Background: an optimization exercise with open tools, aiming at small area, a short achievable clock period and few clock cycles per item. Do not read the settings as production practice. Function was checked by simulation only, so behaviour that the tests miss may differ from the original. Some runs may be left out. An edit can pass the tests and still lose a function that they never use. Power and IR drop assume default switching activity.

[flow/design.v]
`timescale 1ns/10ps
module SigmoidTable(
	input [15:0] x,
	output reg [7:0] y
);
always @(*) begin
	if(x[15:7]==9'h1FF || x[15:7]==9'h000)begin
		case(x[7:0])
			8'h00 : y = 8'h10;		 
			8'h01 : y = 8'h10;		 
			8'h02 : y = 8'h10;		 
			8'h03 : y = 8'h10;		 
			8'h04 : y = 8'h10;		 
			8'h05 : y = 8'h11;		 
			8'h06 : y = 8'h11;		 
			8'h07 : y = 8'h11;		 
			8'h08 : y = 8'h11;		 
			8'h09 : y = 8'h12;		 
			8'h0A : y = 8'h12;		 
			8'h0B : y = 8'h12;		 
			8'h0C : y = 8'h12;		 
			8'h0D : y = 8'h13;		 
			8'h0E : y = 8'h13;		 
			8'h0F : y = 8'h13;		 
			8'h10 : y = 8'h13;		 
			8'h11 : y = 8'h14;		 
			8'h12 : y = 8'h14;		 
			8'h13 : y = 8'h14;		 
			8'h14 : y = 8'h14;		 
			8'h15 : y = 8'h15;		 
			8'h16 : y = 8'h15;		 
			8'h17 : y = 8'h15;		 
			8'h18 : y = 8'h15;		 
			8'h19 : y = 8'h15;		 
			8'h1A : y = 8'h16;		 
			8'h1B : y = 8'h16;		 
			8'h1C : y = 8'h16;		 
			8'h1D : y = 8'h16;		 
			8'h1E : y = 8'h16;		 
			8'h1F : y = 8'h17;		 
			8'h20 : y = 8'h17;		 
			8'h21 : y = 8'h17;		 
			8'h22 : y = 8'h17;		 
			8'h23 : y = 8'h17;		 
			8'h24 : y = 8'h18;		 
			8'h25 : y = 8'h18;		 
			8'h26 : y = 8'h18;		 
			8'h27 : y = 8'h18;		 
			8'h28 : y = 8'h18;		 
			8'h29 : y = 8'h19;		 
			8'h2A : y = 8'h19;		 
			8'h2B : y = 8'h19;		 
			8'h2C : y = 8'h19;		 
			8'h2D : y = 8'h19;		 
			8'h2E : y = 8'h19;		 
			8'h2F : y = 8'h1A;		 
			8'h30 : y = 8'h1A;		 
			8'h31 : y = 8'h1A;		 
			8'h32 : y = 8'h1A;		 
			8'h33 : y = 8'h1A;		 
			8'h34 : y = 8'h1A;		 
			8'h35 : y = 8'h1A;		 
			8'h36 : y = 8'h1B;		 
			8'h37 : y = 8'h1B;		 
			8'h38 : y = 8'h1B;		 
			8'h39 : y = 8'h1B;		 
			8'h3A : y = 8'h1B;		 
			8'h3B : y = 8'h1B;		 
			8'h3C : y = 8'h1B;		 
			8'h3D : y = 8'h1B;		 
			8'h3E : y = 8'h1B;		 
			8'h3F : y = 8'h1C;		 
			8'h40 : y = 8'h1C;		 
			8'h41 : y = 8'h1C;		 
			8'h42 : y = 8'h1C;		 
			8'h43 : y = 8'h1C;		 
			8'h44 : y = 8'h1C;		 
			8'h45 : y = 8'h1C;		 
			8'h46 : y = 8'h1C;		 
			8'h47 : y = 8'h1C;		 
			8'h48 : y = 8'h1C;		 
			8'h49 : y = 8'h1D;		 
			8'h4A : y = 8'h1D;		 
			8'h4B : y = 8'h1D;		 
			8'h4C : y = 8'h1D;		 
			8'h4D : y = 8'h1D;		 
			8'h4E : y = 8'h1D;		 
			8'h4F : y = 8'h1D;		 
			8'h50 : y = 8'h1D;		 
			8'h51 : y = 8'h1D;		 
			8'h52 : y = 8'h1D;		 
			8'h53 : y = 8'h1D;		 
			8'h54 : y = 8'h1D;		 
			8'h55 : y = 8'h1D;		 
			8'h56 : y = 8'h1D;		 
			8'h57 : y = 8'h1E;		 
			8'h58 : y = 8'h1E;		 
			8'h59 : y = 8'h1E;		 
			8'h5A : y = 8'h1E;		 
			8'h5B : y = 8'h1E;		 
			8'h5C : y = 8'h1E;		 
			8'h5D : y = 8'h1E;		 
			8'h5E : y = 8'h1E;		 
			8'h5F : y = 8'h1E;		 
			8'h60 : y = 8'h1E;		 
			8'h61 : y = 8'h1E;		 
			8'h62 : y = 8'h1E;		 
			8'h63 : y = 8'h1E;		 
			8'h64 : y = 8'h1E;		 
			8'h65 : y = 8'h1E;		 
			8'h66 : y = 8'h1E;		 
			8'h67 : y = 8'h1E;		 
			8'h68 : y = 8'h1E;		 
			8'h69 : y = 8'h1E;		 
			8'h6A : y = 8'h1E;		 
			8'h6B : y = 8'h1E;		 
			8'h6C : y = 8'h1E;		 
			8'h6D : y = 8'h1E;		 
			8'h6E : y = 8'h1F;		 
			8'h6F : y = 8'h1F;		 
			8'h70 : y = 8'h1F;		 
			8'h71 : y = 8'h1F;		 
			8'h72 : y = 8'h1F;		 
			8'h73 : y = 8'h1F;		 
			8'h74 : y = 8'h1F;		 
			8'h75 : y = 8'h1F;		 
			8'h76 : y = 8'h1F;		 
			8'h77 : y = 8'h1F;		 
			8'h78 : y = 8'h1F;		 
			8'h79 : y = 8'h1F;		 
			8'h7A : y = 8'h1F;		 
			8'h7B : y = 8'h1F;		 
			8'h7C : y = 8'h1F;		 
			8'h7D : y = 8'h1F;		 
			8'h7E : y = 8'h1F;		 
			8'h7F : y = 8'h1F;		 
			8'h80 : y = 8'h00;		 
			8'h81 : y = 8'h00;		 
			8'h82 : y = 8'h00;		 
			8'h83 : y = 8'h00;		 
			8'h84 : y = 8'h00;		 
			8'h85 : y = 8'h00;		 
			8'h86 : y = 8'h00;		 
			8'h87 : y = 8'h00;		 
			8'h88 : y = 8'h00;		 
			8'h89 : y = 8'h00;		 
			8'h8A : y = 8'h00;		 
			8'h8B : y = 8'h00;		 
			8'h8C : y = 8'h00;		 
			8'h8D : y = 8'h00;		 
			8'h8E : y = 8'h00;		 
			8'h8F : y = 8'h00;		 
			8'h90 : y = 8'h00;		 
			8'h91 : y = 8'h00;		 
			8'h92 : y = 8'h00;		 
			8'h93 : y = 8'h01;		 
			8'h94 : y = 8'h01;		 
			8'h95 : y = 8'h01;		 
			8'h96 : y = 8'h01;		 
			8'h97 : y = 8'h01;		 
			8'h98 : y = 8'h01;		 
			8'h99 : y = 8'h01;		 
			8'h9A : y = 8'h01;		 
			8'h9B : y = 8'h01;		 
			8'h9C : y = 8'h01;		 
			8'h9D : y = 8'h01;		 
			8'h9E : y = 8'h01;		 
			8'h9F : y = 8'h01;		 
			8'hA0 : y = 8'h01;		 
			8'hA1 : y = 8'h01;		 
			8'hA2 : y = 8'h01;		 
			8'hA3 : y = 8'h01;		 
			8'hA4 : y = 8'h01;		 
			8'hA5 : y = 8'h01;		 
			8'hA6 : y = 8'h01;		 
			8'hA7 : y = 8'h01;		 
			8'hA8 : y = 8'h01;		 
			8'hA9 : y = 8'h01;		 
			8'hAA : y = 8'h02;		 
			8'hAB : y = 8'h02;		 
			8'hAC : y = 8'h02;		 
			8'hAD : y = 8'h02;		 
			8'hAE : y = 8'h02;		 
			8'hAF : y = 8'h02;		 
			8'hB0 : y = 8'h02;		 
			8'hB1 : y = 8'h02;		 
			8'hB2 : y = 8'h02;		 
			8'hB3 : y = 8'h02;		 
			8'hB4 : y = 8'h02;		 
			8'hB5 : y = 8'h02;		 
			8'hB6 : y = 8'h02;		 
			8'hB7 : y = 8'h02;		 
			8'hB8 : y = 8'h03;		 
			8'hB9 : y = 8'h03;		 
			8'hBA : y = 8'h03;		 
			8'hBB : y = 8'h03;		 
			8'hBC : y = 8'h03;		 
			8'hBD : y = 8'h03;		 
			8'hBE : y = 8'h03;		 
			8'hBF : y = 8'h03;		 
			8'hC0 : y = 8'h03;		 
			8'hC1 : y = 8'h03;		 
			8'hC2 : y = 8'h04;		 
			8'hC3 : y = 8'h04;		 
			8'hC4 : y = 8'h04;		 
			8'hC5 : y = 8'h04;		 
			8'hC6 : y = 8'h04;		 
			8'hC7 : y = 8'h04;		 
			8'hC8 : y = 8'h04;		 
			8'hC9 : y = 8'h04;		 
			8'hCA : y = 8'h04;		 
			8'hCB : y = 8'h05;		 
			8'hCC : y = 8'h05;		 
			8'hCD : y = 8'h05;		 
			8'hCE : y = 8'h05;		 
			8'hCF : y = 8'h05;		 
			8'hD0 : y = 8'h05;		 
			8'hD1 : y = 8'h05;		 
			8'hD2 : y = 8'h06;		 
			8'hD3 : y = 8'h06;		 
			8'hD4 : y = 8'h06;		 
			8'hD5 : y = 8'h06;		 
			8'hD6 : y = 8'h06;		 
			8'hD7 : y = 8'h06;		 
			8'hD8 : y = 8'h07;		 
			8'hD9 : y = 8'h07;		 
			8'hDA : y = 8'h07;		 
			8'hDB : y = 8'h07;		 
			8'hDC : y = 8'h07;		 
			8'hDD : y = 8'h08;		 
			8'hDE : y = 8'h08;		 
			8'hDF : y = 8'h08;		 
			8'hE0 : y = 8'h08;		 
			8'hE1 : y = 8'h08;		 
			8'hE2 : y = 8'h09;		 
			8'hE3 : y = 8'h09;		 
			8'hE4 : y = 8'h09;		 
			8'hE5 : y = 8'h09;		 
			8'hE6 : y = 8'h09;		 
			8'hE7 : y = 8'h0A;		 
			8'hE8 : y = 8'h0A;		 
			8'hE9 : y = 8'h0A;		 
			8'hEA : y = 8'h0A;		 
			8'hEB : y = 8'h0A;		 
			8'hEC : y = 8'h0B;		 
			8'hED : y = 8'h0B;		 
			8'hEE : y = 8'h0B;		 
			8'hEF : y = 8'h0B;		 
			8'hF0 : y = 8'h0C;		 
			8'hF1 : y = 8'h0C;		 
			8'hF2 : y = 8'h0C;		 
			8'hF3 : y = 8'h0C;		 
			8'hF4 : y = 8'h0D;		 
			8'hF5 : y = 8'h0D;		 
			8'hF6 : y = 8'h0D;		 
			8'hF7 : y = 8'h0D;		 
			8'hF8 : y = 8'h0E;		 
			8'hF9 : y = 8'h0E;		 
			8'hFA : y = 8'h0E;		 
			8'hFB : y = 8'h0E;		 
			8'hFC : y = 8'h0F;		 
			8'hFD : y = 8'h0F;		 
			8'hFE : y = 8'h0F;		 
			8'hFF : y = 8'h0F;		 
			default : y = 8'h00;
		endcase
	end
	else begin
		if(x[15])begin
			y = 8'h00;
		end	
		else begin 		
			y = 8'h20;
		end
	end
end
endmodule
`timescale 1ns/10ps
module FSM (
	input clk,
	input rst_b,
	output reg req01,         
	output reg [7:0] a0,      
	output reg [12:0] a1,     
	output reg req2,
	output [6:0] a2w,         
	output reg [1:0] bsel,    
	output reg d1,            
	output first,             
	output cap,               
	output pv,                
	output pclr,              
	output reg b2,            
	output reg [3:0] rp,      
	output reg done
);
	localparam S_WAIT = 2'd0, S_PASS = 2'd1, S_IDLE = 2'd2, S_FIN = 2'd3;
	reg       ph, act;
	reg [4:0] n;
	reg [2:0] tf, tc;         
	reg [8:0] ba;             
	reg [1:0] st, sp;
	reg [3:0] pm;
	reg       fin;
	reg [1:0] v, vc;          
	assign a2w   = ba[8:2];
	assign first = tf[2];
	assign cap   = tc[2];
	assign pv    = v[1];
	assign pclr  = vc[1];
	wire ring_home = (rp == 4'd9);
	wire restart   = (st == S_FIN) & ring_home;
	wire slot      = ph & act;
	wire rd2pass   = req2 & (st == S_PASS);
	always @(posedge clk or negedge rst_b) begin
		if (~rst_b) begin
			ph <= 1'b1; act <= 1'b1; n <= 5'd0; a0 <= 8'd0; a1 <= 13'd0; req01 <= 1'b1;
			d1 <= 1'b0; tf <= 3'd0; tc <= 3'd0;
			rp <= 4'd0; done <= 1'b0;
			req2 <= 1'b1; ba <= 9'd0; bsel <= 2'd0;
			st <= S_WAIT; sp <= 2'd0; pm <= 4'd0; b2 <= 1'b1; fin <= 1'b0;
			v <= 2'd0; vc <= 2'd0;
		end else begin
			rp   <= ring_home ? 4'd0 : rp + 4'd1;
			done <= restart;
			d1   <= req01;
			tf   <= {tf[1:0], slot & (a0 == 8'd0)};
			tc   <= {tc[1:0], slot & (a0 == 8'd0) & (n != 5'd0)};
			v    <= {v[0], rd2pass};
			vc   <= {vc[0], rd2pass & b2};
			if (req2) bsel <= ba[1:0];
			if (restart) begin
				ph <= 1'b1; act <= 1'b1; n <= 5'd0; a0 <= 8'd0; a1 <= 13'd0; req01 <= 1'b1;
				req2 <= 1'b1; ba <= 9'd0;
				st <= S_WAIT; b2 <= 1'b1; fin <= 1'b0;
			end else begin
				ph <= ~ph;
				req01 <= ~ph & act & (n != 5'd29);
				if (slot) begin
					if (n != 5'd29) begin
						a1 <= a1 + 13'd1;
						if (a0 == 8'd195) begin
							a0 <= 8'd0;
							n <= n + 5'd1;
						end else
							a0 <= a0 + 8'd1;
					end else
						act <= 1'b0;
				end
				case (st)
				S_WAIT: begin
					if (req2) ba <= 9'd32;        
					req2 <= (rp == 4'd8);
					if (rp == 4'd8) begin
						st <= S_PASS; sp <= 2'd0; pm <= 4'd0;
					end
				end
				S_PASS: begin
					if (req2) begin
						ba <= ba + (b2 ? 9'd1 : 9'd30);
						pm <= pm + 4'd1;
					end
					sp <= (sp == 2'd2) ? 2'd0 : sp + 2'd1;
					req2 <= (sp == 2'd2) & (pm != 4'd10);
					if ((sp == 2'd2) & (pm == 4'd10)) begin
						b2 <= 1'b0;
						if (fin)
							st <= S_FIN;
						else begin
							st <= S_IDLE;
							req2 <= 1'b1;           
							ba <= {4'd0, n} + 9'd1;
						end
					end
				end
				S_IDLE: begin
					req2 <= 1'b0;
					if (cap) begin
						ba <= {4'd0, n} + 9'd43;  
						fin <= (n == 5'd29);
						st <= S_WAIT;
					end
				end
				default: ;
				endcase
			end
		end
	end
endmodule
`timescale 1ns/10ps
module mac (
	input clk,
	input [31:0] din_a,
	input [31:0] din_w1,
	input [31:0] din_w2,
	input d1,
	input first,
	input cap,
	input b2,
	input [1:0] bsel,
	input pv,
	input pclr,
	output [159:0] dout
);
	reg signed [7:0] xa0, xa1, xw0, xw1;
	always @(posedge clk) begin
		if (d1) begin
			xa0 <= din_a[7:0];   xa1 <= din_a[15:8];
			xw0 <= din_w1[7:0];  xw1 <= din_w1[15:8];
		end else begin
			xa0 <= din_a[23:16]; xa1 <= din_a[31:24];
			xw0 <= din_w1[23:16]; xw1 <= din_w1[31:24];
		end
	end
	wire signed [15:0] p0 = xa0 * xw0;
	wire signed [15:0] p1 = xa1 * xw1;
	reg  signed [7:0]  t0, t1;
	always @(posedge clk) begin
		t0 <= {p0[15], p0[11:5]};
		t1 <= {p1[15], p1[11:5]};
	end
	reg  signed [7:0]  br;      
	reg  signed [15:0] acc;
	always @(posedge clk)
		acc <= (first ? {{8{br[7]}}, br} : acc) + {{8{t0[7]}}, t0} + {{8{t1[7]}}, t1};
	wire [7:0] sig;
	SigmoidTable SigmoidTable(.x(acc), .y(sig));
	reg [5:0] s;
	always @(posedge clk)
		if (cap) s <= sig[5:0];
		else if (b2) s <= 6'd32;    
	always @(posedge clk)
		case (bsel)
		2'd0: br <= din_w2[7:0];
		2'd1: br <= din_w2[15:8];
		2'd2: br <= din_w2[23:16];
		default: br <= din_w2[31:24];
		endcase
	wire signed [6:0]  s7 = {1'b0, s};
	wire signed [15:0] q = s7 * br;
	reg  signed [7:0]  tq;
	reg                tclr;
	always @(posedge clk) begin
		tq   <= pv ? {q[15], q[11:5]} : 8'd0;
		tclr <= pclr;
	end
	reg signed [12:0] R [0:9];
	integer k;
	always @(posedge clk) begin
		for (k = 0; k < 9; k = k + 1) R[k] <= R[k+1];
		R[9] <= (tclr ? 13'sd0 : R[0]) + {{5{tq[7]}}, tq};
	end
	assign dout = {{{3{R[9][12]}}, R[9]}, {{3{R[6][12]}}, R[6]}, {{3{R[3][12]}}, R[3]},
	               {{3{R[0][12]}}, R[0]}, {{3{R[7][12]}}, R[7]}, {{3{R[4][12]}}, R[4]},
	               {{3{R[1][12]}}, R[1]}, {{3{R[8][12]}}, R[8]}, {{3{R[5][12]}}, R[5]},
	               {{3{R[2][12]}}, R[2]}};
endmodule
`timescale 1ns/10ps
module toplevel(
	input clk,
	input rst_b,
	input start,
	output done,
	output req,
	output req1,
	output req2,
	output [11:0] addr,
	output [14:0] addr1,
	output [11:0] addr2,
	input [31:0] rdata,
	input [31:0] rdata1,
	input [31:0] rdata2,
	input ack,
	input ack1,
	input ack2,
	output [159:0] dout
);
	wire        d1, first, cap, pv, pclr, b2;
	wire [1:0]  bsel;
	wire [6:0]  a2w;
	wire [7:0]  a0;
	wire [12:0] a1;
	wire [3:0]  rp;
	FSM FSM(
		.clk(clk), .rst_b(rst_b),
		.req01(req), .a0(a0), .a1(a1),
		.req2(req2), .a2w(a2w), .bsel(bsel),
		.d1(d1), .first(first), .cap(cap), .pv(pv), .pclr(pclr), .b2(b2),
		.rp(rp), .done(done)
	);
	mac DUT5(
		.clk(clk),
		.din_a(rdata), .din_w1(rdata1), .din_w2(rdata2),
		.d1(d1), .first(first), .cap(cap), .b2(b2),
		.bsel(bsel), .pv(pv), .pclr(pclr),
		.dout(dout)
	);
	assign req1  = req;
	assign addr  = {4'd0, a0};
	assign addr1 = {2'd0, a1};
	assign addr2 = {5'd0, a2w};
endmodule
[flow/run.sh]
#!/bin/bash
# synth_recipe.tcl (not shown) runs the flow's synth.tcl, then flattens the netlist and writes it again
# the make line also repeats each setting of config.mk as NAME=value (left out here)
make -C /OpenROAD-flow-scripts/flow DESIGN_CONFIG=/design/flow/config.mk WORK_HOME=/design/flow/orfs CLKGATE_MAP_FILE= SYNTH_SCRIPT=/design/flow/synth_recipe.tcl finish
[flow/config.mk]
export PLATFORM = sky130hd
export DESIGN_NAME = toplevel
export DESIGN_NICKNAME = toplevel
export VERILOG_FILES = /design/flow/design.v
export SDC_FILE = /design/flow/constraint.sdc
export NUM_CORES = 4
export LEC_CHECK = 0
export CAP_MARGIN = 20
export CORE_MARGIN = 2
export CORE_UTILIZATION = 40
export SLEW_MARGIN = 20
[flow/constraint.sdc]
create_clock -name core_clock -period 10.0 [get_ports {clk}]
set_input_delay 2.0000 -clock core_clock [delete_from_list [all_inputs] [get_ports {clk}]]
set_output_delay 2.0000 -clock core_clock [all_outputs]
set_load 0.01 [all_outputs]
### M1 wires, run 1

Cells faint in the background.
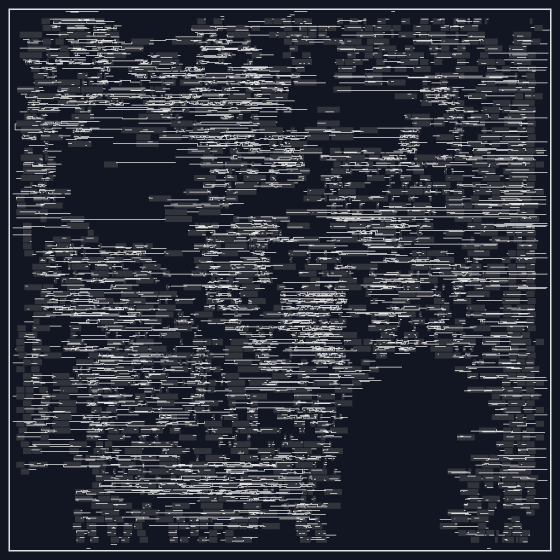
wire length on this layer: 16300 um
longest straight run: 84.6 um
share of all routed wire: 44%
vias post-DR: 12500
grt met1 use: 0.212
WL final: 37.4 mm

### Signal wires on met2, run 1

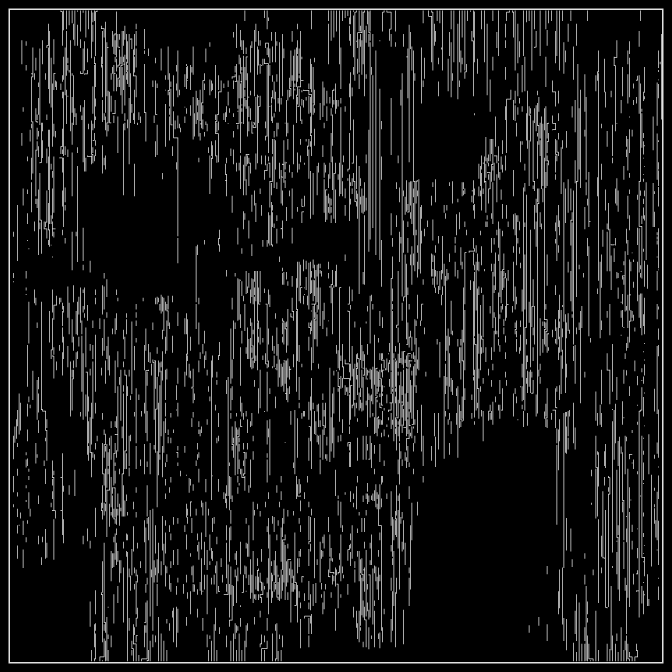
share of all routed wire: 49%
wire length on this layer: 18200 um
longest straight run: 73.6 um
met2 Usage GRT: 0.292

### Met4 routing, run 1

Cells faint in the background.
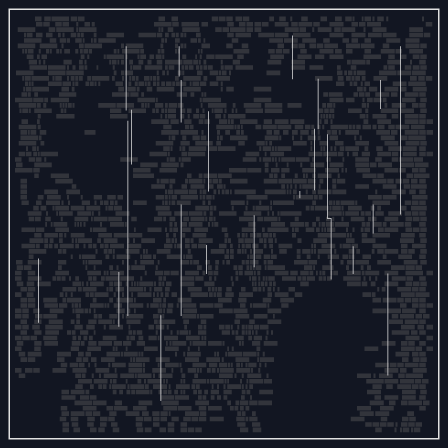
share of all routed wire: 2.0%
main direction: vertical
nets with wire on the layer: 10
longest straight run: 97.9 um

==> out/metrics.yaml, run 1 <==
synth:
  ys_warn_count: 4
  synth_area_mm2: 0.0178
  synth_adder_area_share: 0.271
  synth_top_family_by_area: "adder cells"
  synthXorXnorAreaFrac: 0.0407
  synth.area.mux_share: 0.0423
  yosysUniqueCellTypes: 78
  yosys.area_share.simple: 0.131
  synth_top_area_frac: 0.242
  synthArstFlopShare: 0.232
  ys_seq_area_frac: 0.347
  syn-mean-instance-area_um2: 10.2
  synth_edf_count: 6
  synth_compound_area_frac: 0.0820
  ys.flop_type: "dfxtp_1"
  ys_ff_latch: 289
  synth.largest_area_cell: "dfxtp_1"
  synth.area.top_cells: "dfxtp_1, fa_1, ha_1"
  synthCells: 1745
clock_tree:
  h-tree-depth: 2
  clock_sinks: 289
  postCtsHoldBufs: 0
  cts_tree: "yes"
  post_cts_resized: 0
  insertion_delay_ns: 0.55
  clockBufferDepth: 3
  post_cts_buffers: 0
  cts_inserted_buffers: 36
  path_clk_slew_ns: 0.06
  root_buffer: "clkbuf_16"
floorplan:
  rows: 77
  die_h_um: 215
  chipWidth_um: 215
  ios: 305
  die_area_mm2: 0.0463
  initial_core_util: 0.405
  core_area_mm2: 0.0441
cells_and_area:
  final_common_cell: "clkdlybuf4s50_1"
  drive_gt1_frac: 0.0646
  final_cell_mix: "clkdlybuf4s50_1, inv_1, dfxtp_1"
  nNetsFinal: 2396
  final_util: 0.503
  stdcell_area_mm2: 0.0222
  synthToLayoutAreaGrowth_pct: 24.3
  diodes: 0
placement:
  place_ws_ns: 5.34
  dp_hpwl_mm: 29.3
  port-buffer-count: 289
  dpl_cell_area_mm2: 0.0210
  place_congestion: 0.833
status:
  outcome: "complete, no violations"
timing:
  rsz0062_at_grt: "no"
  period_share: 0.459
  slew_violations: 0
  worstMarginPinSlew_ns: 1.05
  fin_crit_ns: 4.59
  final-hold-violation-count: 0
  slew_headroom: 0.297
  setup_tns_ns: 0
  setup_viol: 0
  finClkSkew_ns: 0.0213
  holdWs_ns: 0.336
  finalWorstSetupSlack_ns: 5.41
  fmax_ghz: 0.218
critical_path:
  cp-start-kind: "flip-flop"
  crit_chain: "and2_1 > fa_1 > inv_1 > fa_1 > inv_1 > fa_1 > inv_1 > fa_1 > inv_1 > ha_1 > a21oi_1 > nor2b_1 > a311o_1 > a21o_1 > a21oi_1 > xor2_1 > nor2_1"
  crit_arrival_ns: 5.02
  ff2ff_setup_slack_ns: 5.41
  r2r_end: "DUT5.tq[5]$_SDFF_PN0_"
  reg2reg_depth: 17
  cpPeakStageDelay_ns: 0.53
  required_ns: 10.43
  crit_fanout: 8
  crit_type: "flip-flop to flip-flop"
  r2r_start: "DUT5.s[3]$_SDFFCE_PN0P_"
  endpoint_kind: "flip-flop"
  cp_slowest_cell: "fa_1"
  cp_num_buf_inv: 4
  crit_family: "adder cells"
min_path:
  worstHoldStart: "DUT5.R[2][3]$_DFF_P_"
  hold_class: "flip-flop to flip-flop"
  hold_path_end: "DUT5.R[1][3]$_DFF_P_"
  hold_path_depth: 0
global_routing:
  grt_max_degree: 68
  grt_pass1_wl_mm: 64.2
  met3_usage: 0.0337
  grt-busiest-layer: "met2"
  grt_pass1_vias: 13000
  antenna_found_initial: 1
  grtUsageTotal: 0.168
  grt-ovfl-total: 0
pwr:
  irDropWorstVdd_v: 0.000303
  p_leak_uw: 0.00998
  power_density_mw_per_mm2: 344
route:
  wire_per_inst_um: 14.3
  ant_nets: 0
  drt_iter0_drc: 467
  dr.pass1.iters: 5
  drc: 0
  met2WireLength_mm: 18.2
  route.met3.wl_mm: 2.11
  via_per_inst: 4.75
  wl_met1_mm: 16.3
  highest_layer: "met5"
job:
  drv_cap: 0
Testbench counts for the RTL of run 1, summed over its fixed seeds: cycles 205,386, items 18.
## run 1: per-stage QoR
stage	total power (uW)	instances
floorplan	5150	1755
global placement	6290	2557
detailed placement	6370	2557
CTS	7710	2619
global route	8380	2619
finish	7630	2619
## run 1: registers in the layout, summed over array words and instances (netlist names), 9 cells and up, named ones only
register and flops:
FSM.a1 13, FSM.ba 9, DUT5.acc 16, DUT5.R 130
## run 1: layout make-up
class	count	area [um^2]
repair buffers	291	2910
well taps	592	741
inverters	265	1010
clock inverters	12	126
fillers	4135	21900
clock buffers	50	1070
multi-input cells	1120	10200
flip-flops and latches	289	6190
## run 1: worst max-delay path by stage
stage,from,end,cells after the start
after floorplan,DUT5.s[3]$_SDFFCE_PN0P_,DUT5.tq[7]$_SDFF_PN0_,17
after global placement,DUT5.xw0[0]$_DFF_P_,DUT5.t0[7]$_DFF_P_,17
after detailed placement,DUT5.xw0[7]$_DFF_P_,DUT5.t0[7]$_DFF_P_,15
after CTS,DUT5.xw0[7]$_DFF_P_,DUT5.t0[7]$_DFF_P_,15
after global routing,DUT5.xa0[7]$_DFF_P_,DUT5.t0[7]$_DFF_P_,17
final,DUT5.s[3]$_SDFFCE_PN0P_,DUT5.tq[5]$_SDFF_PN0_,17
## run 1: kinds of logic after synthesis
| group | Yosys count |
|---|---|
| AO/OA/AOI/OAI | 235 |
| adder cells (fa/ha/maj) | 291 |
| flip-flops | 289 |
| multiplexers | 60 |
| other | 1 |
| XOR/XNOR | 83 |
| buffers and inverters | 346 |
| AND/OR/NAND/NOR | 440 |
## run 1: cell usage after synthesis (all sizes together), types with 9 or more instances
| cell type | count |
|---|---|
| xor2 | 26 |
| a21o | 16 |
| or3 | 10 |
| a21oi | 55 |
| nand2b | 18 |
| nor2 | 61 |
| buf | 67 |
| o21bai | 9 |
| mux2 | 44 |
| fa | 160 |
| o21ai | 79 |
| nand3 | 27 |
| clkbuf | 14 |
| dfrtp | 62 |
| inv | 263 |
| a31oi | 12 |
| nand2 | 122 |
| nand4 | 18 |
| nor3 | 12 |
| dfxtp | 216 |
| ha | 131 |
| nor2b | 29 |
| and2 | 111 |
| xnor2 | 57 |
## run 1: power by group
part / internal, uW / leakage [uW] / switching (uW)
registers: 1580 / 0.00274 / 213
logic: 2040 / 0.00666 / 2510
clock network: 776 / 0.000580 / 511
total: 4400 / 0.00998 / 3240
==> run 1 -> run 2 <==
--- a/flow/design.v
+++ b/flow/design.v
@@ -296,16 +296,17 @@
 );
-	localparam S_WAIT = 2'd0, S_PASS = 2'd1, S_IDLE = 2'd2, S_FIN = 2'd3;
+	localparam S_WAIT = 3'd0, S_PASS = 3'd1, S_IDLE = 3'd2, S_FIN = 3'd3, S_START = 3'd4;
 	reg       ph, act;
 	reg [4:0] n;
-	reg [2:0] tf, tc;         
+	reg [3:0] tf, tc;         
 	reg [8:0] ba;             
-	reg [1:0] st, sp;
+	reg [2:0] st;
+	reg [1:0] sp;
 	reg [3:0] pm;
 	reg       fin;
-	reg [1:0] v, vc;          
+	reg [2:0] v, vc;          
 	assign a2w   = ba[8:2];
-	assign first = tf[2];
-	assign cap   = tc[2];
-	assign pv    = v[1];
-	assign pclr  = vc[1];
+	assign first = tf[3];
+	assign cap   = tc[3];
+	assign pv    = v[2];
+	assign pclr  = vc[2];
 	wire ring_home = (rp == 4'd9);
@@ -316,8 +317,8 @@
 		if (~rst_b) begin
-			ph <= 1'b1; act <= 1'b1; n <= 5'd0; a0 <= 8'd0; a1 <= 13'd0; req01 <= 1'b1;
-			d1 <= 1'b0; tf <= 3'd0; tc <= 3'd0;
+			ph <= 1'b0; act <= 1'b1; n <= 5'd0; a0 <= 8'd0; a1 <= 13'd0; req01 <= 1'b0;
+			d1 <= 1'b0; tf <= 4'd0; tc <= 4'd0;
 			rp <= 4'd0; done <= 1'b0;
-			req2 <= 1'b1; ba <= 9'd0; bsel <= 2'd0;
-			st <= S_WAIT; sp <= 2'd0; pm <= 4'd0; b2 <= 1'b1; fin <= 1'b0;
-			v <= 2'd0; vc <= 2'd0;
+			req2 <= 1'b0; ba <= 9'd0; bsel <= 2'd0;
+			st <= S_START; sp <= 2'd0; pm <= 4'd0; b2 <= 1'b1; fin <= 1'b0;
+			v <= 3'd0; vc <= 3'd0;
 		end else begin
@@ -326,6 +327,6 @@
 			d1   <= req01;
-			tf   <= {tf[1:0], slot & (a0 == 8'd0)};
-			tc   <= {tc[1:0], slot & (a0 == 8'd0) & (n != 5'd0)};
-			v    <= {v[0], rd2pass};
-			vc   <= {vc[0], rd2pass & b2};
+			tf   <= {tf[2:0], slot & (a0 == 8'd0)};
+			tc   <= {tc[2:0], slot & (a0 == 8'd0) & (n != 5'd0)};
+			v    <= {v[1:0], rd2pass};
+			vc   <= {vc[1:0], rd2pass & b2};
 			if (req2) bsel <= ba[1:0];
@@ -333,4 +334,4 @@
 				ph <= 1'b1; act <= 1'b1; n <= 5'd0; a0 <= 8'd0; a1 <= 13'd0; req01 <= 1'b1;
-				req2 <= 1'b1; ba <= 9'd0;
-				st <= S_WAIT; b2 <= 1'b1; fin <= 1'b0;
+				ba <= 9'd0;
+				st <= S_START; b2 <= 1'b1; fin <= 1'b0;
 			end else begin
@@ -350,6 +351,10 @@
 				case (st)
+				S_START: begin               
+					req2 <= 1'b1;
+					st <= S_WAIT;
+				end
 				S_WAIT: begin
 					if (req2) ba <= 9'd32;        
-					req2 <= (rp == 4'd8);
-					if (rp == 4'd8) begin
+					req2 <= (rp == 4'd7);
+					if (rp == 4'd7) begin
 						st <= S_PASS; sp <= 2'd0; pm <= 4'd0;
@@ -404,3 +409,3 @@
 );
-	reg signed [7:0] xa0, xa1, xw0, xw1;
+	reg [7:0] xa0, xa1, xw0, xw1;
 	always @(posedge clk) begin
@@ -414,9 +419,19 @@
 	end
-	wire signed [15:0] p0 = xa0 * xw0;
-	wire signed [15:0] p1 = xa1 * xw1;
-	reg  signed [7:0]  t0, t1;
+	wire [6:0] cs0, cc0, cs1, cc1;
+	wire       cq0, cg0, cq1, cg1;
+	mul8cs M0(.a(xa0), .w(xw0), .s(cs0), .c(cc0), .c5(cq0), .sg(cg0));
+	mul8cs M1(.a(xa1), .w(xw1), .s(cs1), .c(cc1), .c5(cq1), .sg(cg1));
+	reg [6:0] ms0, mc0, ms1, mc1;
+	reg       m50, mg0, m51, mg1;
 	always @(posedge clk) begin
-		t0 <= {p0[15], p0[11:5]};
-		t1 <= {p1[15], p1[11:5]};
+		ms0 <= cs0; mc0 <= cc0; m50 <= cq0; mg0 <= cg0;
+		ms1 <= cs1; mc1 <= cc1; m51 <= cq1; mg1 <= cg1;
 	end
+	wire [6:0] f0 = ms0 + mc0 + m50;
+	wire [6:0] f1 = ms1 + mc1 + m51;
+	wire signed [7:0] tr0 = {mg0, f0};
+	wire signed [7:0] tr1 = {mg1, f1};
+	reg  signed [8:0] tsum;
+	always @(posedge clk)
+		tsum <= tr0 + tr1;
 	reg  signed [7:0]  br;      
@@ -424,3 +439,3 @@
 	always @(posedge clk)
-		acc <= (first ? {{8{br[7]}}, br} : acc) + {{8{t0[7]}}, t0} + {{8{t1[7]}}, t1};
+		acc <= (first ? {{8{br[7]}}, br} : acc) + {{7{tsum[8]}}, tsum};
 	wire [7:0] sig;
@@ -438,4 +453,9 @@
 		endcase
-	wire signed [6:0]  s7 = {1'b0, s};
-	wire signed [15:0] q = s7 * br;
+	wire signed [3:0]  s3 = {1'b0, s[2:0]};
+	wire signed [10:0] pa_w = s3 * br;
+	reg  signed [10:0] pa;
+	always @(posedge clk)
+		pa <= pa_w;
+	wire [12:0] q = {{2{pa[10]}}, pa} + (s[3] ? {{2{br[7]}}, br, 3'd0} : 13'd0)
+	                                  + (s[4] ? {br[7], br, 4'd0} : 13'd0);
 	reg  signed [7:0]  tq;
@@ -443,3 +463,3 @@
 	always @(posedge clk) begin
-		tq   <= pv ? {q[15], q[11:5]} : 8'd0;
+		tq   <= pv ? (s[5] ? br : q[12:5]) : 8'd0;
 		tclr <= pclr;
@@ -457,2 +477,156 @@
 endmodule
+module mul8cs(
+	input [7:0] a,
+	input [7:0] w,
+	output [6:0] s,
+	output [6:0] c,
+	output c5,
+	output sg
+);
+	wire pp0_0 = a[0] & w[0];
+	wire pp0_1 = a[0] & w[1];
+	wire pp0_2 = a[0] & w[2];
+	wire pp0_3 = a[0] & w[3];
+	wire pp0_4 = a[0] & w[4];
+	wire pp0_5 = a[0] & w[5];
+	wire pp0_6 = a[0] & w[6];
+	wire pp0_7 = ~(a[0] & w[7]);
+	wire pp1_0 = a[1] & w[0];
+	wire pp1_1 = a[1] & w[1];
+	wire pp1_2 = a[1] & w[2];
+	wire pp1_3 = a[1] & w[3];
+	wire pp1_4 = a[1] & w[4];
+	wire pp1_5 = a[1] & w[5];
+	wire pp1_6 = a[1] & w[6];
+	wire pp1_7 = ~(a[1] & w[7]);
+	wire pp2_0 = a[2] & w[0];
+	wire pp2_1 = a[2] & w[1];
+	wire pp2_2 = a[2] & w[2];
+	wire pp2_3 = a[2] & w[3];
+	wire pp2_4 = a[2] & w[4];
+	wire pp2_5 = a[2] & w[5];
+	wire pp2_6 = a[2] & w[6];
+	wire pp2_7 = ~(a[2] & w[7]);
+	wire pp3_0 = a[3] & w[0];
+	wire pp3_1 = a[3] & w[1];
+	wire pp3_2 = a[3] & w[2];
+	wire pp3_3 = a[3] & w[3];
+	wire pp3_4 = a[3] & w[4];
+	wire pp3_5 = a[3] & w[5];
+	wire pp3_6 = a[3] & w[6];
+	wire pp3_7 = ~(a[3] & w[7]);
+	wire pp4_0 = a[4] & w[0];
+	wire pp4_1 = a[4] & w[1];
+	wire pp4_2 = a[4] & w[2];
+	wire pp4_3 = a[4] & w[3];
+	wire pp4_4 = a[4] & w[4];
+	wire pp4_5 = a[4] & w[5];
+	wire pp4_6 = a[4] & w[6];
+	wire pp4_7 = ~(a[4] & w[7]);
+	wire pp5_0 = a[5] & w[0];
+	wire pp5_1 = a[5] & w[1];
+	wire pp5_2 = a[5] & w[2];
+	wire pp5_3 = a[5] & w[3];
+	wire pp5_4 = a[5] & w[4];
+	wire pp5_5 = a[5] & w[5];
+	wire pp5_6 = a[5] & w[6];
+	wire pp6_0 = a[6] & w[0];
+	wire pp6_1 = a[6] & w[1];
+	wire pp6_2 = a[6] & w[2];
+	wire pp6_3 = a[6] & w[3];
+	wire pp6_4 = a[6] & w[4];
+	wire pp6_5 = a[6] & w[5];
+	wire pp7_0 = ~(a[7] & w[0]);
+	wire pp7_1 = ~(a[7] & w[1]);
+	wire pp7_2 = ~(a[7] & w[2]);
+	wire pp7_3 = ~(a[7] & w[3]);
+	wire pp7_4 = ~(a[7] & w[4]);
+	wire s1 = pp0_6 ^ pp1_5;
+	wire c2 = pp0_6 & pp1_5;
+	wire s3 = pp0_7 ^ pp1_6 ^ pp2_5;
+	wire c4 = (pp0_7 & pp1_6) | (pp0_7 & pp2_5) | (pp1_6 & pp2_5);
+	wire s5 = pp3_4 ^ pp4_3;
+	wire c6 = pp3_4 & pp4_3;
+	wire s7 = pp1_7 ^ pp2_6 ^ pp3_5;
+	wire c8 = (pp1_7 & pp2_6) | (pp1_7 & pp3_5) | (pp2_6 & pp3_5);
+	wire s9 = pp4_4 ^ pp5_3 ^ pp6_2;
+	wire c10 = (pp4_4 & pp5_3) | (pp4_4 & pp6_2) | (pp5_3 & pp6_2);
+	wire s11 = pp2_7 ^ pp3_6 ^ pp4_5;
+	wire c12 = (pp2_7 & pp3_6) | (pp2_7 & pp4_5) | (pp3_6 & pp4_5);
+	wire s13 = pp0_4 ^ pp1_3;
+	wire c14 = pp0_4 & pp1_3;
+	wire s15 = pp0_5 ^ pp1_4 ^ pp2_3;
+	wire c16 = (pp0_5 & pp1_4) | (pp0_5 & pp2_3) | (pp1_4 & pp2_3);
+	wire s17 = pp3_2 ^ pp4_1;
+	wire c18 = pp3_2 & pp4_1;
+	wire s19 = s1 ^ pp2_4 ^ pp3_3;
+	wire c20 = (s1 & pp2_4) | (s1 & pp3_3) | (pp2_4 & pp3_3);
+	wire s21 = pp4_2 ^ pp5_1 ^ pp6_0;
+	wire c22 = (pp4_2 & pp5_1) | (pp4_2 & pp6_0) | (pp5_1 & pp6_0);
+	wire s23 = s3 ^ s5 ^ pp5_2;
+	wire c24 = (s3 & s5) | (s3 & pp5_2) | (s5 & pp5_2);
+	wire s25 = pp6_1 ^ pp7_0 ^ c2;
+	wire c26 = (pp6_1 & pp7_0) | (pp6_1 & c2) | (pp7_0 & c2);
+	wire s27 = s7 ^ s9 ^ pp7_1;
+	wire c28 = (s7 & s9) | (s7 & pp7_1) | (s9 & pp7_1);
+	wire s29 = ~(c4 ^ c6);
+	wire c30 = c4 | c6;
+	wire s31 = s11 ^ pp5_4 ^ pp6_3;
+	wire c32 = (s11 & pp5_4) | (s11 & pp6_3) | (pp5_4 & pp6_3);
+	wire s33 = pp7_2 ^ c8 ^ c10;
+	wire c34 = (pp7_2 & c8) | (pp7_2 & c10) | (c8 & c10);
+	wire s35 = pp3_7 ^ pp4_6 ^ pp5_5;
+	wire c36 = (pp3_7 & pp4_6) | (pp3_7 & pp5_5) | (pp4_6 & pp5_5);
+	wire s37 = pp6_4 ^ pp7_3 ^ c12;
+	wire c38 = (pp6_4 & pp7_3) | (pp6_4 & c12) | (pp7_3 & c12);
+	wire s39 = pp4_7 ^ pp5_6 ^ pp6_5;
+	wire c40 = (pp4_7 & pp5_6) | (pp4_7 & pp6_5) | (pp5_6 & pp6_5);
+	wire s41 = pp0_3 ^ pp1_2;
+	wire c42 = pp0_3 & pp1_2;
+	wire s43 = s13 ^ pp2_2 ^ pp3_1;
+	wire c44 = (s13 & pp2_2) | (s13 & pp3_1) | (pp2_2 & pp3_1);
+	wire s45 = s15 ^ s17 ^ pp5_0;
+	wire c46 = (s15 & s17) | (s15 & pp5_0) | (s17 & pp5_0);
+	wire s47 = s19 ^ s21 ^ c16;
+	wire c48 = (s19 & s21) | (s19 & c16) | (s21 & c16);
+	wire s49 = s23 ^ s25 ^ c20;
+	wire c50 = (s23 & s25) | (s23 & c20) | (s25 & c20);
+	wire s51 = s27 ^ s29 ^ c24;
+	wire c52 = (s27 & s29) | (s27 & c24) | (s29 & c24);
+	wire s53 = s31 ^ s33 ^ c28;
+	wire c54 = (s31 & s33) | (s31 & c28) | (s33 & c28);
+	wire s55 = s35 ^ s37 ^ c32;
+	wire c56 = (s35 & s37) | (s35 & c32) | (s37 & c32);
+	wire s57 = s39 ^ pp7_4 ^ c36;
+	wire c58 = (s39 & pp7_4) | (s39 & c36) | (pp7_4 & c36);
+	wire s59 = pp0_2 ^ pp1_1;
+	wire c60 = pp0_2 & pp1_1;
+	wire s61 = s41 ^ pp2_1 ^ pp3_0;
+	wire c62 = (s41 & pp2_1) | (s41 & pp3_0) | (pp2_1 & pp3_0);
+	wire s63 = s43 ^ pp4_0 ^ c42;
+	wire c64 = (s43 & pp4_0) | (s43 & c42) | (pp4_0 & c42);
+	wire s65 = s45 ^ c14 ^ c44;
+	wire c66 = (s45 & c14) | (s45 & c44) | (c14 & c44);
+	wire s67 = s47 ^ c18 ^ c46;
+	wire c68 = (s47 & c18) | (s47 & c46) | (c18 & c46);
+	wire s69 = s49 ^ c22 ^ c48;
+	wire c70 = (s49 & c22) | (s49 & c48) | (c22 & c48);
+	wire s71 = s51 ^ c26 ^ c50;
+	wire c72 = (s51 & c26) | (s51 & c50) | (c26 & c50);
+	wire s73 = s53 ^ c30 ^ c52;
+	wire c74 = (s53 & c30) | (s53 & c52) | (c30 & c52);
+	wire s75 = s55 ^ c34 ^ c54;
+	wire c76 = (s55 & c34) | (s55 & c54) | (c34 & c54);
+	wire s77 = s57 ^ c38 ^ c56;
+	wire c78 = (s57 & c38) | (s57 & c56) | (c38 & c56);
+	wire g79 = 1'b0;
+	wire g80 = ((pp0_1 & pp1_0) | ((pp0_1 ^ pp1_0) & g79));
+	wire g81 = ((s59 & pp2_0) | ((s59 ^ pp2_0) & g80));
+	wire g82 = ((s61 & c60) | ((s61 ^ c60) & g81));
+	wire g83 = ((s63 & c62) | ((s63 ^ c62) & g82));
+	assign s = {s77, s75, s73, s71, s69, s67, s65};
+	assign c = {c76, c74, c72, c70, c68, c66, c64};
+	assign c5 = g83;
+	assign sg = (a[7] ^ w[7]) & (|a) & (|w);
+endmodule
 `timescale 1ns/10ps
==> flow/flow/run.sh (new file) <==
#!/bin/bash
# The standard layout, with timing repair aimed below the clock period: repair
# works on every path with less than SETUP_SLACK_MARGIN ns of slack.
set -euo pipefail
bash standard.sh SETUP_SLACK_MARGIN=6.8 finish > standard.log 2>&1
==> flow/standard.sh (new file) <==
#!/bin/bash
# synth_recipe.tcl (not shown) runs the flow's synth.tcl, then flattens the netlist and writes it again
# the make line also repeats each setting of config.mk as NAME=value (left out here)
make -C /OpenROAD-flow-scripts/flow DESIGN_CONFIG=/design/flow/config.mk WORK_HOME=/design/flow/orfs CLKGATE_MAP_FILE= SYNTH_SCRIPT=/design/flow/synth_recipe.tcl "${@:-finish}"
--- a/flow/config.mk
+++ b/flow/config.mk
@@ -7,5 +7,8 @@
 export LEC_CHECK = 0
+export ABC_CLOCK_PERIOD_IN_PS = 3000
 export CAP_MARGIN = 20
 export CORE_MARGIN = 2
-export CORE_UTILIZATION = 40
+export CORE_UTILIZATION = 60
+export CTS_CLUSTER_DIAMETER = 100
+export CTS_CLUSTER_SIZE = 30
 export SLEW_MARGIN = 20
removed: flow/run.sh
### Met4 routing, run 2

Cells faint in the background.
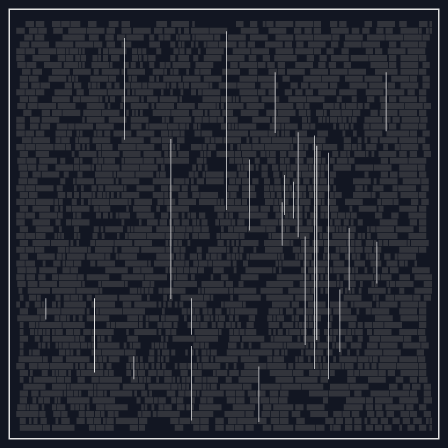
longest straight run: 92.5 um
wire length on this layer: 816 um
WL final: 33.6 mm
vias post-DR: 12000

### Congestion heat map, run 2

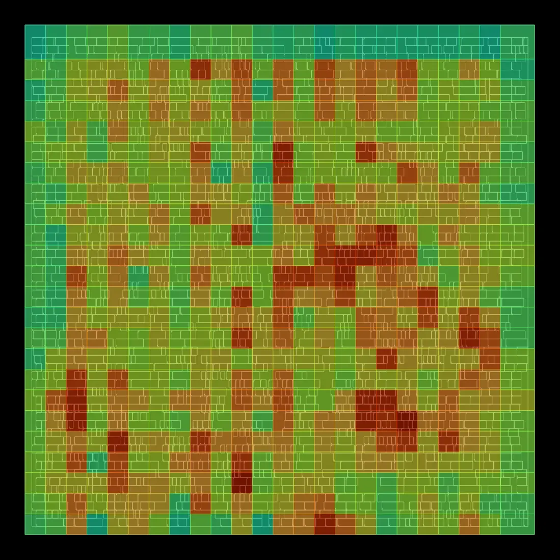
met3 Usage GRT: 0.0279
GR peak layer: met2
WL per Instance: 14.9 um

==> out/metrics.yaml, run 2 <==
status:
  outcome: "complete, no violations"  # unchanged
synth:
  synthMostInstantiatedCell: "dfxtp_1"  # was inv_1
  synth_area_mm2: 0.0166  # was 0.0178 mm^2
  synth.area.top_cells: "dfxtp_1, dfrtp_1, fa_1"  # was dfxtp_1, fa_1, ha_1
  yosysUniqueCellTypes: 84  # was 78
  synth_edf_count: 6  # unchanged
  synth_common_cells: "dfxtp_1, inv_1, nand2_1"  # was inv_1, dfxtp_1, fa_1
  synthArstFlopShare: 0.220  # was 0.232
  ys_seq_area_frac: 0.421  # was 0.347
  ys_warn_count: 4  # unchanged
  syn-mean-instance-area_um2: 10.2  # about the same
  ys.flop_type: "dfxtp_1"  # unchanged
  synth_top_area_frac: 0.301  # was 0.242
critical_path:
  endpoint_kind: "flip-flop"  # unchanged
  cp-start-kind: "flip-flop"  # unchanged
  crit_arrival_ns: 3.64  # was 5.02 ns
  cp_slowest_cell: "dfrtp_2"  # was fa_1
  required_ns: 10.39  # was 10.43 ns
  crit_type: "flip-flop to flip-flop"  # unchanged
  crit_fanout: 8  # unchanged
  cpPeakStageDelay_ns: 0.46  # was 0.53 ns
  crit_family: "compound AO/OA/AOI/OAI gates"  # was adder cells
  cp_num_buf_inv: 2  # was 4
clock_tree:
  clockBufferDepth: 3  # unchanged
  path_clk_slew_ns: 0.11  # was 0.06 ns
  cts_tree: "yes"  # unchanged
  insertion_delay_ns: 0.51  # was 0.55 ns
  h-tree-depth: 1  # was 2
  cts_inserted_buffers: 15  # was 36
  postCtsHoldBufs: 0  # unchanged
  clock_sinks: 327  # was 289
  root_buffer: "clkbuf_16"  # unchanged
floorplan:
  core_area_mm2: 0.0270  # was 0.0441 mm^2
  die_h_um: 170  # was 215 um
  initial_core_util: 0.612  # was 0.405
  die_area_mm2: 0.0289  # was 0.0463 mm^2
  rows: 60  # was 77
  ios: 305  # unchanged
  chipWidth_um: 170  # was 215 um
route:
  dr.pass1.iters: 7  # was 5
  ant_nets: 0  # unchanged
  drc: 0  # unchanged
  via_per_inst: 5.32  # was 4.75
timing:
  holdWs_ns: 0.344  # was 0.336 ns
  fin_crit_ns: 3.24  # was 4.59 ns
  finClkSkew_ns: 0.0250  # was 0.0213 ns
  setup_tns_ns: 0  # unchanged
  setup_viol: 0  # unchanged
  period_share: 0.324  # was 0.459
  final-hold-violation-count: 0  # unchanged
  slew_headroom: 0.395  # was 0.297
  rsz0062_at_grt: "yes"  # was no
  worstMarginPinSlew_ns: 0.907  # was 1.05 ns
  fmax_ghz: 0.308  # was 0.218 GHz
cells_and_area:
  synthToLayoutAreaGrowth_pct: 22.0  # was 24.3%
  nFillCells: 2002  # was 4135
  drive_gt1_frac: 0.100  # was 0.0646
  regMostFlops: "DUT5.R"  # unchanged
  largest_register_ffs: 130  # unchanged
  stdcell_area_mm2: 0.0202  # was 0.0222 mm^2
  nNetsFinal: 2205  # was 2396
  final_util: 0.747  # was 0.503
  diodes: 0  # unchanged
  final_cell_mix: "dfxtp_1, inv_1, dlygate4sd2_1"  # was clkdlybuf4s50_1, inv_1, dfxtp_1
  top_regs: "DUT5.R (130), DUT5.acc (16), FSM.a1 (13)"  # unchanged
global_routing:
  grt-ovfl-total: 0  # unchanged
  grtUsageTotal: 0.233  # was 0.168
  antenna_found_initial: 0  # was 1
  grt_pass1_wl_mm: 56.1  # was 64.2 mm
pwr:
  p_leak_uw: 0.00951  # was 0.00998 uW
  irDropWorstVdd_v: 0.000298  # was 0.000303 V
  power_density_mw_per_mm2: 299  # was 344 mW/mm^2
placement:
  place_congestion: 0.860  # was 0.833
  port-buffer-count: 289  # unchanged
  dpl_cell_area_mm2: 0.0194  # was 0.0210 mm^2
  dp_hpwl_mm: 24.5  # was 29.3 mm
job:
  drv_cap: 0  # unchanged
Testbench counts for the RTL of run 2, summed over its fixed seeds: cycles 205,386, items 18.
[run 2: cell type report]
cell class              instances  area (um^2)  area share
flip-flops and latches        327         7000       0.347
inverters                     182          699      0.0346
repair buffers                345         3090       0.153
multi-input cells            1044         8520       0.422
clock inverters                 4         45.0     0.00223
clock buffers                  18          418      0.0207
well taps                     341          427      0.0211
[run 2: routing by layer]
metal	track usage	vias up	share of wire
met5	0	-	0
met4	0.0609	0	0.024
met3	0.0279	50	0.049
met2	0.414	327	0.50
met1	0.301	5743	0.43
li1	-	5902	-
[run 2: cell families after synthesis]
family / Yosys count / synth area share
flip-flops: 327 / 0.421
AO/OA/AOI/OAI: 261 / 0.103
buffers and inverters: 264 / 0.0722
XOR/XNOR: 82 / 0.0438
AND/OR/NAND/NOR: 444 / 0.136
adder cells (fa/ha/maj): 188 / 0.180
multiplexers: 58 / 0.0442
other: 1 / 0.000227
[run 2: final timing paths]
path | start | endpoint | slack [ns] | depth (start not counted)
min in group asynchronous | rst_b | FSM.a1[9]$_DFFE_PN0P_ | 1.68 | 2
max in group asynchronous | rst_b | FSM.req2$_DFFE_PN0P_ | 7.64 | 2
min | DUT5.R[2][1]$_DFF_P_ | DUT5.R[1][1]$_DFF_P_ | 0.34 | 0
max reg2reg | FSM.tf[3]$_DFF_PN0_ | flip-flop | 6.76 | 11
min reg2reg | DUT5.R[2][1]$_DFF_P_ | DUT5.R[1][1]$_DFF_P_ | 0.34 | 0
max | FSM.tf[3]$_DFF_PN0_ | flip-flop | 6.76 | 11
[run 2: what timing repair did]
item / CTS / global route
buffers inserted: 42 / 10
endpoints found under the hold margin: 0 / 0
cloned: 0 / 0
pin swaps: 5 / 6
resized for setup: 248 / 45
endpoints found under the setup margin: 202 / 39
[run 2: stage by stage]
step | instances | setup WS (ns)
2_1_floorplan | 1635 | 6.84
3_3_place_gp | 2186 | 6.31
3_5_place_dp | 2187 | 6.22
4_1_cts | 2251 | 6.54
5_1_grt | 2261 | 6.58
6_report | 2261 | 6.76
[run 2: report_power, final]
| group | total, uW | switching (uW) | internal [uW] |
|---|---|---|---|
| Sequential | 1960 | 198 | 1760 |
| Clock | 718 | 410 | 308 |
| Combinational | 3360 | 1800 | 1560 |

[afterwards: timing with drivers on the ports]
The results above use ideal ports. As a check the final layouts listed here were re-extracted and re-timed, cells and wires unchanged. Step 1 sets driving cells, clkbuf_16 on the clock port and buf_2 on the other inputs (assumed; they add their load-dependent delay and slew). Step 2 also shifts input and output timing later by t, the mid clock arrival at the registers, as if the neighbouring blocks saw the same clock. Slacks: ideal ports / drivers / drivers and shift; pairs: ideal ports / drivers.
run | shift t [ns] | setup slack, ns | hold slack, ns | clock arrival spread, ns
run 1 | 0.597 | 5.412 / 5.412 / 5.412 | 0.336 / 0.336 / 0.336 | 0.023 / 0.023
run 2 | 0.553 | 6.756 / 6.756 / 6.756 | 0.344 / 0.344 / 0.344 | 0.028 / 0.029
After both steps setup and hold are still met in every run listed.
